From an optimization exercise on the open Yosys and OpenROAD flow, aimed at small area, a short achievable clock period and few clock cycles; shortcuts taken in it are not production practice. The RTL was checked by simulation tests, not by an equivalence proof against the original design. Power and IR drop assume default switching activity.

**design.v**
```verilog
module RISCV #(
	parameter
		ADDR_BITS = 30,
		RESET_PC  = 0
) (
	input wire                 clock,
	input wire                 reset,
	output wire[31:0]          next_pc,
	input wire[31:0]           inst_in,
	output wire                inst_strobe,
	input wire                 inst_ack,
	input wire                 inst_retry,
	output wire[ADDR_BITS-1:0] addr,
	input wire[31:0]           data_in,
	output wire[31:0]          data_out,
	output wire[3:0]           select,
	output wire                write,
	output wire                data_strobe,
	input wire                 data_ack,
	input wire                 data_retry
);
	localparam
		LUI    = 'b01101_11,
		AUIPC  = 'b00101_11,
		JALI   = 'b11011_11,
		JALR   = 'b11001_11,
		BRANCH = 'b11000_11,
		LOAD   = 'b00000_11,
		STORE  = 'b01000_11,
		ALUR   = 'b01100_11,
		ALUI   = 'b00100_11,
		ALU    = 'b0?100_11,
		SYSTEM = 'b11100_11;
	bit[31:0]
		registers[32],
		pc;
	bit warp;
	bit[31:0] warp_target;
	bit kickstart;
	assign inst_strobe = kickstart || inst_ack || inst_retry;
	wire follow_branch = (inst_in[6:0] == BRANCH) && inst_in[31];
	wire stall_fetch = stall_decode && fetched;
	wire stall_decode =
		   stall_execute && decoded
		|| conflict_execute && cannot_forward_execute;
	wire stall_execute =
		   await_memory && !data_ack
		|| dividing;
	assign next_pc =
		stall_fetch ?        pc                 :
		inst_retry ?         pc                 :
		kickstart ?          pc                 :
		warp ?             warp_target          :
		(inst_in[6:0] == JALI) ?     pc + 32'($signed({ inst_in[31], inst_in[19:12], inst_in[20], inst_in[30:21], 1'b0 }))   :
		follow_branch ?      pc + 32'($signed({ inst_in[31], inst_in[7], inst_in[30:25], inst_in[11:8], 1'b0 }))   :
		          pc + 4;
	always @(posedge clock) begin
		kickstart <= reset;
		if (reset)
			pc <= RESET_PC;
		else if (inst_ack)
			pc <= next_pc;
	end
	bit await_memory;
	wire[1:0] offset;
	assign { addr, offset } =
		store ?        uleft + 32'($signed({ decode_inst[31], decode_inst[30:25], decode_inst[11:7] }))   :
		    uleft + 32'($signed({ decode_inst[31], decode_inst[30:20] }));
	assign write = store;
	assign data_strobe =
		   data_retry
		|| (load || store) && decoded && !stall_decode && !warp;
	assign data_out =
		('b00 == decode_inst[13:12] && offset[1:0] == 0 ?   uright[7:0]           : 0) |
		('b00 == decode_inst[13:12] && offset[1:0] == 1 ?   uright[7:0]   << 8    : 0) |
		('b00 == decode_inst[13:12] && offset[1:0] == 2 ?   uright[7:0]   << 16   : 0) |
		('b00 == decode_inst[13:12] && offset[1:0] == 3 ?   uright[7:0]   << 24   : 0) |
		('b01 == decode_inst[13:12] &&  !offset[1] ?        uright[15:0]          : 0) |
		('b01 == decode_inst[13:12] &&   offset[1] ?        uright[15:0]  << 16   : 0) |
		('b10 == decode_inst[13:12] ?                       uright                : 0);
	assign select =
		('b00 == decode_inst[13:12] && offset[1:0] == 0 ?   'b0001   : 0) |
		('b00 == decode_inst[13:12] && offset[1:0] == 1 ?   'b0010   : 0) |
		('b00 == decode_inst[13:12] && offset[1:0] == 2 ?   'b0100   : 0) |
		('b00 == decode_inst[13:12] && offset[1:0] == 3 ?   'b1000   : 0) |
		('b01 == decode_inst[13:12] &&  !offset[1] ?        'b0011   : 0) |
		('b01 == decode_inst[13:12] &&   offset[1] ?        'b1100   : 0) |
		('b10 == decode_inst[13:12] ?                       'b1111   : 0);
	bit access_byte, access_half, access_word, access_signed;
	bit[1:0] last_offset;
	wire[7:0] data_byte =
		(last_offset == 0 ?   data_in[7:0]     : 0) |
		(last_offset == 1 ?   data_in[15:8]    : 0) |
		(last_offset == 2 ?   data_in[23:16]   : 0) |
		(last_offset == 3 ?   data_in[31:24]   : 0);
	wire[15:0] data_half =
		last_offset[1] ? data_in[31:16] : data_in[15:0];
	wire[31:0] data_in_fixed = 
		(access_byte ?   { {24{access_signed && data_byte[7]}},  data_byte }   : 0) |
		(access_half ?   { {16{access_signed && data_half[15]}}, data_half }   : 0) |
		(access_word ?   data_in     : 0);
	always @(posedge clock) begin
		if (decoded && !stall_decode) begin
			last_offset <= offset;
			access_byte <= 'b00 == decode_inst[13:12];
			access_half <= 'b01 == decode_inst[13:12];
			access_word <= 'b10 == decode_inst[13:12];
			access_signed <= !decode_inst[14];
		end
	end
	wire conflict_decode_1 =
		   executed
		&& write_back
		&& rd == fetch_inst[19:15];
	wire conflict_decode_2 =
		   executed
		&& write_back
		&& rd == fetch_inst[24:20]
		&& fetch_inst[5];
	wire conflict_execute_1 =
		   executed
		&& write_back
		&& rd == decode_inst[19:15];
	wire conflict_execute_2 =
		   executed
		&& write_back
		&& rd == decode_inst[24:20]
		&& decode_inst[5];
	wire conflict_execute = conflict_execute_1 || conflict_execute_2;
	wire cannot_forward_execute = await_memory || take_mul || take_mulh || take_div || take_rem;
	bit fetched;
	bit[31:0]
		fetch_inst,
		fetch_pc;
	bit fetch_branched;
	always @(posedge clock) begin
		if (reset || warp) begin
			fetched <= 0;
		end else if (stall_fetch) begin
		end else if (inst_ack) begin
			fetch_inst <= inst_in;
			fetch_pc <= pc;
			fetch_branched <= follow_branch;
			fetched <= 1;
		end else
			fetched <= 0;
	end
	bit decoded;
	bit[31:0]
		decode_inst,
		decode_pc;
	bit decode_branched;
	bit[31:0]
		value_1,
		value_2,
		decode_result;
	bit
		jalr,
		branch, bltge,
		load, store,
		add, sub, slt, bxor, bor, band, sl, sr,
		mul, mulh, mulhs, mulhsu, div, rem;
	bit will_write_back;
	bit
		signed_1,
		signed_2;
	wire[31:0]
		uleft  = conflict_execute_1 && !cannot_forward_execute ? execute_result : value_1,
		uright = conflict_execute_2 && !cannot_forward_execute ? execute_result : value_2;
	wire signed[32:0]
		sleft  = $signed({ signed_1 && uleft[31],  uleft  }),
		sright = $signed({ signed_2 && uright[31], uright });
	always @(posedge clock)
		if (reset || warp) begin
			decoded <= 0;
		end else if (stall_decode) begin
			if (conflict_execute_1)
				value_1 <= final_value;
			if (conflict_execute_2)
				value_2 <= final_value;
		end else if (fetched && !stall_fetch) begin
			decode_inst <= fetch_inst;
			decode_pc <= fetch_pc;
			decode_branched <= fetch_branched;
			value_1 <=
				conflict_decode_1 ?         final_value      :
				fetch_inst[19:15] == 0 ?    0                :
				                 registers[fetch_inst[19:15]];
			value_2 <=
				!fetch_inst[5] ?   32'($signed({ fetch_inst[31], fetch_inst[30:20] }))   :
				conflict_decode_2 ?         final_value      :
				fetch_inst[24:20] == 0 ?    0                :
				                 registers[fetch_inst[24:20]];
			decode_result <=
				  ((fetch_inst[6:0] == LUI) ?            0 + 32'({ fetch_inst[31], fetch_inst[30:12], 12'h000 })   : 0)
				| ((fetch_inst[6:0] == AUIPC) ?   fetch_pc + 32'({ fetch_inst[31], fetch_inst[30:12], 12'h000 })   : 0)
				| ((fetch_inst[6:0] == JALI) ?    fetch_pc + 4                : 0)
				| ((fetch_inst[6:0] == JALR) ?    fetch_pc + 4                : 0);
			jalr   <= (fetch_inst[6:0] == JALR);
			load   <= (fetch_inst[6:0] == LOAD);
			store  <= (fetch_inst[6:0] == STORE);
			branch <= (fetch_inst[6:0] == BRANCH);
			bltge  <= ((fetch_inst[6:0] == BRANCH) && fetch_inst[14]);
			add    <= ((fetch_inst[6:0] == ALUI)  && fetch_inst[14:12] == 'b000 || 
                     ((fetch_inst[6:0] == ALUR) && !fetch_inst[25]) && fetch_inst[14:12] == 'b000 && !fetch_inst[30]);
			sub    <= (((fetch_inst[6:0] == ALUR) && !fetch_inst[25]) && fetch_inst[14:12] == 'b000 &&  fetch_inst[30]);
			sl     <= (((fetch_inst[6:0] == ALUI) || ((fetch_inst[6:0] == ALUR) && !fetch_inst[25]))  && fetch_inst[14:12] == 'b001);
			slt    <= (((fetch_inst[6:0] == ALUI) || ((fetch_inst[6:0] == ALUR) && !fetch_inst[25]))  && fetch_inst[14:13]    == 'b01_);
			bxor   <= (((fetch_inst[6:0] == ALUI) || ((fetch_inst[6:0] == ALUR) && !fetch_inst[25]))  && fetch_inst[14:12] == 'b100);
			sr     <= (((fetch_inst[6:0] == ALUI) || ((fetch_inst[6:0] == ALUR) && !fetch_inst[25]))  && fetch_inst[14:12] == 'b101);
			bor    <= (((fetch_inst[6:0] == ALUI) || ((fetch_inst[6:0] == ALUR) && !fetch_inst[25]))  && fetch_inst[14:12] == 'b110);
			band   <= (((fetch_inst[6:0] == ALUI) || ((fetch_inst[6:0] == ALUR) && !fetch_inst[25]))  && fetch_inst[14:12] == 'b111);
			mul    <= (((fetch_inst[6:0] == ALUR) &&  fetch_inst[25]) && !fetch_inst[14] && fetch_inst[13:12] == 'b00);
			mulh   <= (((fetch_inst[6:0] == ALUR) &&  fetch_inst[25]) && !fetch_inst[14] && fetch_inst[13:12] != 'b00);
			mulhs  <= (((fetch_inst[6:0] == ALUR) &&  fetch_inst[25]) && !fetch_inst[14] && fetch_inst[13:12] == 'b01);
			mulhsu <= (((fetch_inst[6:0] == ALUR) &&  fetch_inst[25]) && !fetch_inst[14] && fetch_inst[13:12] == 'b10);
			div    <= (((fetch_inst[6:0] == ALUR) &&  fetch_inst[25]) && fetch_inst[14:13] == 'b10);
			rem    <= (((fetch_inst[6:0] == ALUR) &&  fetch_inst[25]) && fetch_inst[14:13] == 'b11);
			will_write_back <= ((!(fetch_inst[6:0] == BRANCH) && !(fetch_inst[6:0] == STORE)) && fetch_inst[11:7]);
			signed_1 <=
				   ((fetch_inst[6:0] == BRANCH) && fetch_inst[14]) && !fetch_inst[13]    
				|| (((fetch_inst[6:0] == ALUI) || ((fetch_inst[6:0] == ALUR) && !fetch_inst[25]))  && fetch_inst[14:13]    == 'b01_) && !fetch_inst[12]      
				|| (((fetch_inst[6:0] == ALUI) || ((fetch_inst[6:0] == ALUR) && !fetch_inst[25]))  && fetch_inst[14:12] == 'b101) && fetch_inst[30]        
				|| (((fetch_inst[6:0] == ALUR) &&  fetch_inst[25]) && !fetch_inst[14] && fetch_inst[13:12] == 'b01)                       
				|| (((fetch_inst[6:0] == ALUR) &&  fetch_inst[25]) && !fetch_inst[14] && fetch_inst[13:12] == 'b10)                      
				|| (((fetch_inst[6:0] == ALUR) &&  fetch_inst[25]) && fetch_inst[14:13] == 'b10) && !fetch_inst[12]      
				|| (((fetch_inst[6:0] == ALUR) &&  fetch_inst[25]) && fetch_inst[14:13] == 'b11) && !fetch_inst[12];     
			signed_2 <=
				   ((fetch_inst[6:0] == BRANCH) && fetch_inst[14]) && !fetch_inst[13]    
				|| (((fetch_inst[6:0] == ALUI) || ((fetch_inst[6:0] == ALUR) && !fetch_inst[25]))  && fetch_inst[14:13]    == 'b01_) && !fetch_inst[12]      
				|| (((fetch_inst[6:0] == ALUR) &&  fetch_inst[25]) && !fetch_inst[14] && fetch_inst[13:12] == 'b01)                       
				|| (((fetch_inst[6:0] == ALUR) &&  fetch_inst[25]) && fetch_inst[14:13] == 'b10) && !fetch_inst[12]      
				|| (((fetch_inst[6:0] == ALUR) &&  fetch_inst[25]) && fetch_inst[14:13] == 'b11) && !fetch_inst[12];     
			decoded <= 1;
		end else
			decoded <= 0;
	bit executed;
	bit[31:0]
		term_1,
		term_4;
	bit signed[32:0]
		term_2,
		term_3;
	bit[31:0]
		dividend,
		quotient,
		quotient_mask;
	bit[62:0] divisor;
	bit dividing;
	bit
		take_mul,
		take_mulh,
		take_div,
		take_rem;
	bit[31:0] execute_result;
	bit[4:0] rd;
	bit write_back;
	wire[63:0] product;
	assign
		product[63:16] = $signed({ term_4, term_1[31:16] }) + (term_2 + term_3),
		product[15:0]  =                   term_1[15:0];
	wire[31:0] final_value =
		  execute_result
		| (await_memory ?   data_in_fixed    : 0)
		| (take_mul ?       product[31:0]    : 0)
		| (take_mulh ?      product[63:32]   : 0)
		| (take_div ?       (div_sign ? -quotient : quotient)         : 0)
		| (take_rem ?       (rem_sign ? -dividend : dividend)         : 0);
	wire branch_result =
		bltge ?         sleft <  sright   :
		    uleft == uright;
	wire branch_mistaken = decode_inst[12] ^ branch_result != decode_branched;
	wire step_division_1 = divisor <= dividend;
	wire[31:0] next_dividend = step_division_1 ? dividend - divisor[31:0] : dividend;
	wire[31:0] next_quotient = step_division_1 ? quotient | quotient_mask : quotient;
	wire step_division_2 = (divisor >> 1) <= next_dividend;
	wire[31:0] final_dividend = step_division_2 ? next_dividend - divisor[32:1]       : next_dividend;
	wire[31:0] final_quotient = step_division_2 ? next_quotient | quotient_mask[31:1] : next_quotient;
	bit div_sign, rem_sign;
	wire signed[32:0] shift_right = sleft >>> uright[4:0];
	always @(posedge clock)
		if (reset) begin
			warp <= 0;
			executed <= 0;
			dividing <= 0;
			await_memory <= 0;
		end else if (warp) begin
			warp <= !inst_ack;
			executed <= 0;
		end else if (dividing) begin
			dividend <= final_dividend;
			quotient <= final_quotient;
			quotient_mask <= quotient_mask >> 2;
			divisor <= divisor >> 2;
			dividing <= |quotient_mask[31:2];
		end else if (stall_execute) begin
		end else if (decoded && !stall_decode) begin
		term_1 <= $signed({ 1'b0, uleft[15:0] }) * $signed({ 1'b0, uright[15:0] });
		term_2 <= $signed({ 1'b0, uleft[15:0] }) * $signed(        sright[32:16] );
		term_3 <= $signed(        sleft[32:16] ) * $signed({ 1'b0, uright[15:0] });
		term_4 <= $signed(        sleft[32:16] ) * $signed(        sright[32:16] );
			dividend <= sleft[32] ? -uleft : uleft;
			divisor <= (sright[32] ? -uright : uright) << 31;
			quotient <= 0;
			quotient_mask <= 1<<31;
			dividing <= div || rem;
			div_sign <= (sleft[32] ^ sright[32]) && uright != 0;
			rem_sign <= sleft[32];
			take_mul <= mul;
			take_mulh <= mulh;
			take_div <= div;
			take_rem <= rem;
			execute_result <=
				   decode_result
				| (add ?      uleft  +  uright        : 0)
				| (sub ?      sleft  -  sright        : 0)
				| (slt ?     (sleft  -  sright) < 0   : 0)
				| (bxor ?     uleft  ^  uright        : 0)
				| (bor ?      uleft  |  uright        : 0)
				| (band ?     uleft  &  uright        : 0)
				| (sl ?       uleft <<  uright[4:0]   : 0)
				| (sr ?       shift_right[31:0]       : 0);
			rd <= decode_inst[11:7];
			write_back <= will_write_back;
			warp_target <=
				jalr ?                  (uleft + 32'($signed({ decode_inst[31], decode_inst[30:20] }))) & ~32'b1   :
				decode_branched ?   decode_pc + 4                 :
				         decode_pc + 32'($signed({ decode_inst[31], decode_inst[7], decode_inst[30:25], decode_inst[11:8], 1'b0 }));
			warp <= jalr || branch && branch_mistaken;
			await_memory <= load || store;
			executed <= 1;
		end else begin
			await_memory <= 0;
			executed <= 0;
		end
	always @(posedge clock)
		if (executed && !stall_execute && !reset) begin
			if (write_back)
				registers[rd] <= final_value;
		end
endmodule
```
**run.sh**
```bash
#!/bin/bash
# synth_recipe.tcl (not shown) runs the flow's synth.tcl, then flattens the netlist and writes it again
# the make line also repeats each setting of config.mk as NAME=value (left out here)
make -C /OpenROAD-flow-scripts/flow DESIGN_CONFIG=/design/flow/config.mk WORK_HOME=/design/flow/orfs CLKGATE_MAP_FILE= SYNTH_SCRIPT=/design/flow/synth_recipe.tcl finish
```
**config.mk**
```make
export PLATFORM = sky130hd
export DESIGN_NAME = RISCV
export DESIGN_NICKNAME = RISCV
export VERILOG_FILES = /design/flow/design.v
export SDC_FILE = /design/flow/constraint.sdc
export NUM_CORES = 4
export LEC_CHECK = 0
export CAP_MARGIN = 20
export CORE_MARGIN = 2
export CORE_UTILIZATION = 45
export PLACE_DENSITY = 0.6
export SLEW_MARGIN = 20
```
**constraint.sdc**
```tcl
create_clock -name core_clock -period 11.0 [get_ports {clock}]
set_input_delay 2.2000 -clock core_clock [delete_from_list [all_inputs] [get_ports {clock}]]
set_output_delay 2.2000 -clock core_clock [all_outputs]
set_load 0.01 [all_outputs]
```
Register map, names as in the netlist:
Drawn at 1 px/um.
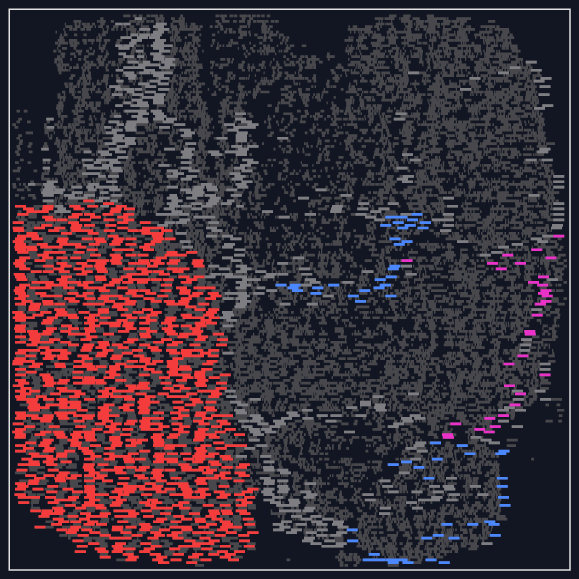
- term_2: magenta (flops 33; where right middle)
- registers: red (flops 1024)
- divisor: blue (flops 63)
- not coloured: 548
share of the final layout cell area in sequential cells: 0.326
share of the core filled with cells in the final layout: 0.497
Seq group: 0.00850 W

==> metrics.md <==
| Metric | Value |
|---|---|
| Power per cell area | `215 nW/um^2` |
| Critical path, cell by cell | `xnor2_1 > nand4_1 > o31ai_1 > and2_2 > clkinv_1 > buf_4 > ha_1 > fa_1 > a21o_1 > a21oi_1 > o21bai_1 > a21o_1 > o22a_1 > a21o_1 > a21oi_1 > o21ai_0 > inv_1 > o21ai_0 > xor2_1 > clkdlybuf4s50_1` |
| Std cell rows | `203` |
| Timing endpoint of the critical path | `addr[14]` |
| Share of Yosys cell area claimed by the top area cell type | `0.350` |
| Met2 wire len | `243000 um` |
| Count of inverters other than clock inverters in the layout | `1510` |
| Wire length on met3 | `59200 um` |
| TritonCTS buffer count | `193` |
| LEAKAGE | `59.8 nW` |
| Fraction of the cycle the final worst path needs | `0.945` |
| Result of the run | `finished clean` |
| Number of vias after detailed routing | `106990` |
| Commonest non-fill, non-tap cells in the layout | `sky130_fd_sc_hd__edfxtp_1, sky130_fd_sc_hd__inv_1, sky130_fd_sc_hd__nand2_1, sky130_fd_sc_hd__fa_1, sky130_fd_sc_hd__nor2_1` |
| Final count of pins violating max slew | `0` |
| Post-route met1 wirelength | `212000 um` |
| Placed cell area | `146000 um^2` |
| Root Buffer Master | `sky130_fd_sc_hd__clkbuf_16` |
| Kind of start point of the critical path | `register` |
| Pre-CTS setup slack | `1180 ps` |
| Via count of the first global-routing pass | `106218` |
| Maximum number of buffers from clock root to sink | `4` |
| Final setup violating endpoints | `0` |
| Final Hold Viols | `0` |
| Endpoint of the worst register-to-register path | `term_2[32]$_DFFE_PP_` |
| Summed instance area of the synthesized netlist | `139000 um^2` |
| Count of input and output buffers | `170` |
| Final weighted congestion of routability-driven global placement | `1.04` |
| Number of design-rule violations left by the first detailed-router iteration | `13460` |
| Register bit count reported by yosys | `1668` |
| Clock slew at reported path FFs | `60 ps` |
| Slowest cell on crit path | `sky130_fd_sc_hd__clkinv_1` |
| Largest delay contributor family on the critical path | `compound AO/OA/AOI/OAI gates` |
| Non-clock buffer instance count of the final layout | `478` |
| Top cell class by occupied area | `multi-input gates` |
| Yosys top cell by area | `sky130_fd_sc_hd__edfxtp_1` |
| Hold Crit Start | `pc[0]$_SDFFE_PP0P_` |
| Type of the tightest min-delay check | `register to register` |
| Fraction of synthesis flops using an asynchronous set or reset pin | `0` |
| Aggregate routed wire length | `556000 um` |
| Clk cell area share | `0.0413` |
| Number of buffers inserted by hold repair at cts | `0` |
| Max-capacitance violation count | `0` |
| Sequential cell area fraction in the yosys report | `0.357` |
| Nets in the synthesized netlist | `14355` |
| Leading cell type in the layout, fill and taps excluded | `sky130_fd_sc_hd__edfxtp_1` |
| Number of fill cells in the layout | `27286` |
| H-tree depth | `4` |
| Antenna Nets Post-Route | `0` |
| Layout cell share with drive strength beyond 1 | `0.119` |
| Worst hold slack after final layout | `466 ps` |
| Clk_skew | `75.1 ps` |
| Post-detailed-placement half-perimeter wirelength | `401000 um` |
| Busiest layer in global routing | `met2` |
| GR met3 Demand/Resource | `0.0832` |
| Skew-Pair Late Insertion Delay | `910 ps` |
| Slack of the critical path | `605 ps` |
Testbench counts, summed over its fixed seeds: cycles 73,222.
Close-up of the layout:
Window x 130 to 150, y 410 to 430 um. Cells in grey, sequential cells in the stronger grey; small squares are vias.
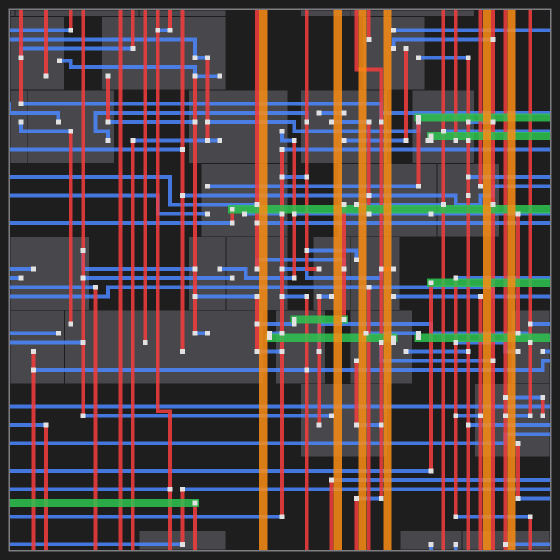
- metal 4: orange
- metal 1: blue
- metal 3: green
- metal 2: red
- most frequent: o22ai_1 (4)
- sequential cells in the window: 0
- cells with their middle in the window: 22

==> through the flow <==
step	instances	utilization	power, W
2_1_floorplan	12471	-	0.0199
3_3_place_gp	16376	0.477	0.0258
3_5_place_dp	16377	0.477	0.0260
4_1_cts	16729	0.497	0.0326
5_1_grt	16731	0.497	0.0347
6_report	16746	0.497	0.0327
==> report_power, final <==
group | internal, W | switching (W) | total [W]
combinational | 0.00671 | 0.0110 | 0.0177
sequential | 0.00814 | 0.000361 | 0.00850
clock | 0.00374 | 0.00281 | 0.00655
total | 0.0186 | 0.0141 | 0.0327
==> kinds of logic (layout without fill, tap and decap cells) <==
| logic type | Yosys count | in the layout | synth area share |
|---|---|---|---|
| compound gates | 2275 | 2275 | 0.105 |
| xor+xnor | 541 | 541 | 0.0341 |
| fa+ha+maj | 1814 | 1814 | 0.219 |
| buf+inv | 2182 | 2340 | 0.0597 |
| flops | 1668 | 1668 | 0.357 |
| mux | 981 | 981 | 0.130 |
| other cells | 0 | 17 | 0 |
| simple gates | 3010 | 3010 | 0.0950 |

-- re-timing with driven ports --
In the flow no input, the clock included, has a driving cell. The finished layout below was timed again as built, in two steps. Step 1 (the two cells are an assumption about what drives the block):
set clk [get_ports {clock}]
set_driving_cell -lib_cell sky130_fd_sc_hd__clkbuf_16 $clk
set_driving_cell -lib_cell sky130_fd_sc_hd__buf_2 [delete_from_list [all_inputs] $clk]
Step 2, shift: input delay + t, output delay - t, t = (earliest + latest rising clock arrival at the registers) / 2. This alone moves slack from input paths to output paths. a / b / c = ideal / step 1 / step 2; a / b = the first two.
shift t [ns]: 0.976
slack for setup (ns): 0.605 / 0.505 / 1.034
hold WS [ns]: 0.466 / 0.466 / 0.466
slew at the worst register clock pin (ns): 0.08 / 0.08
cell pins on the clock port's net: 1
After both steps this run still meets setup and hold. For this run, drivers alone change the setup slack by -0.100 ns; drivers and shift together by +0.429 ns.
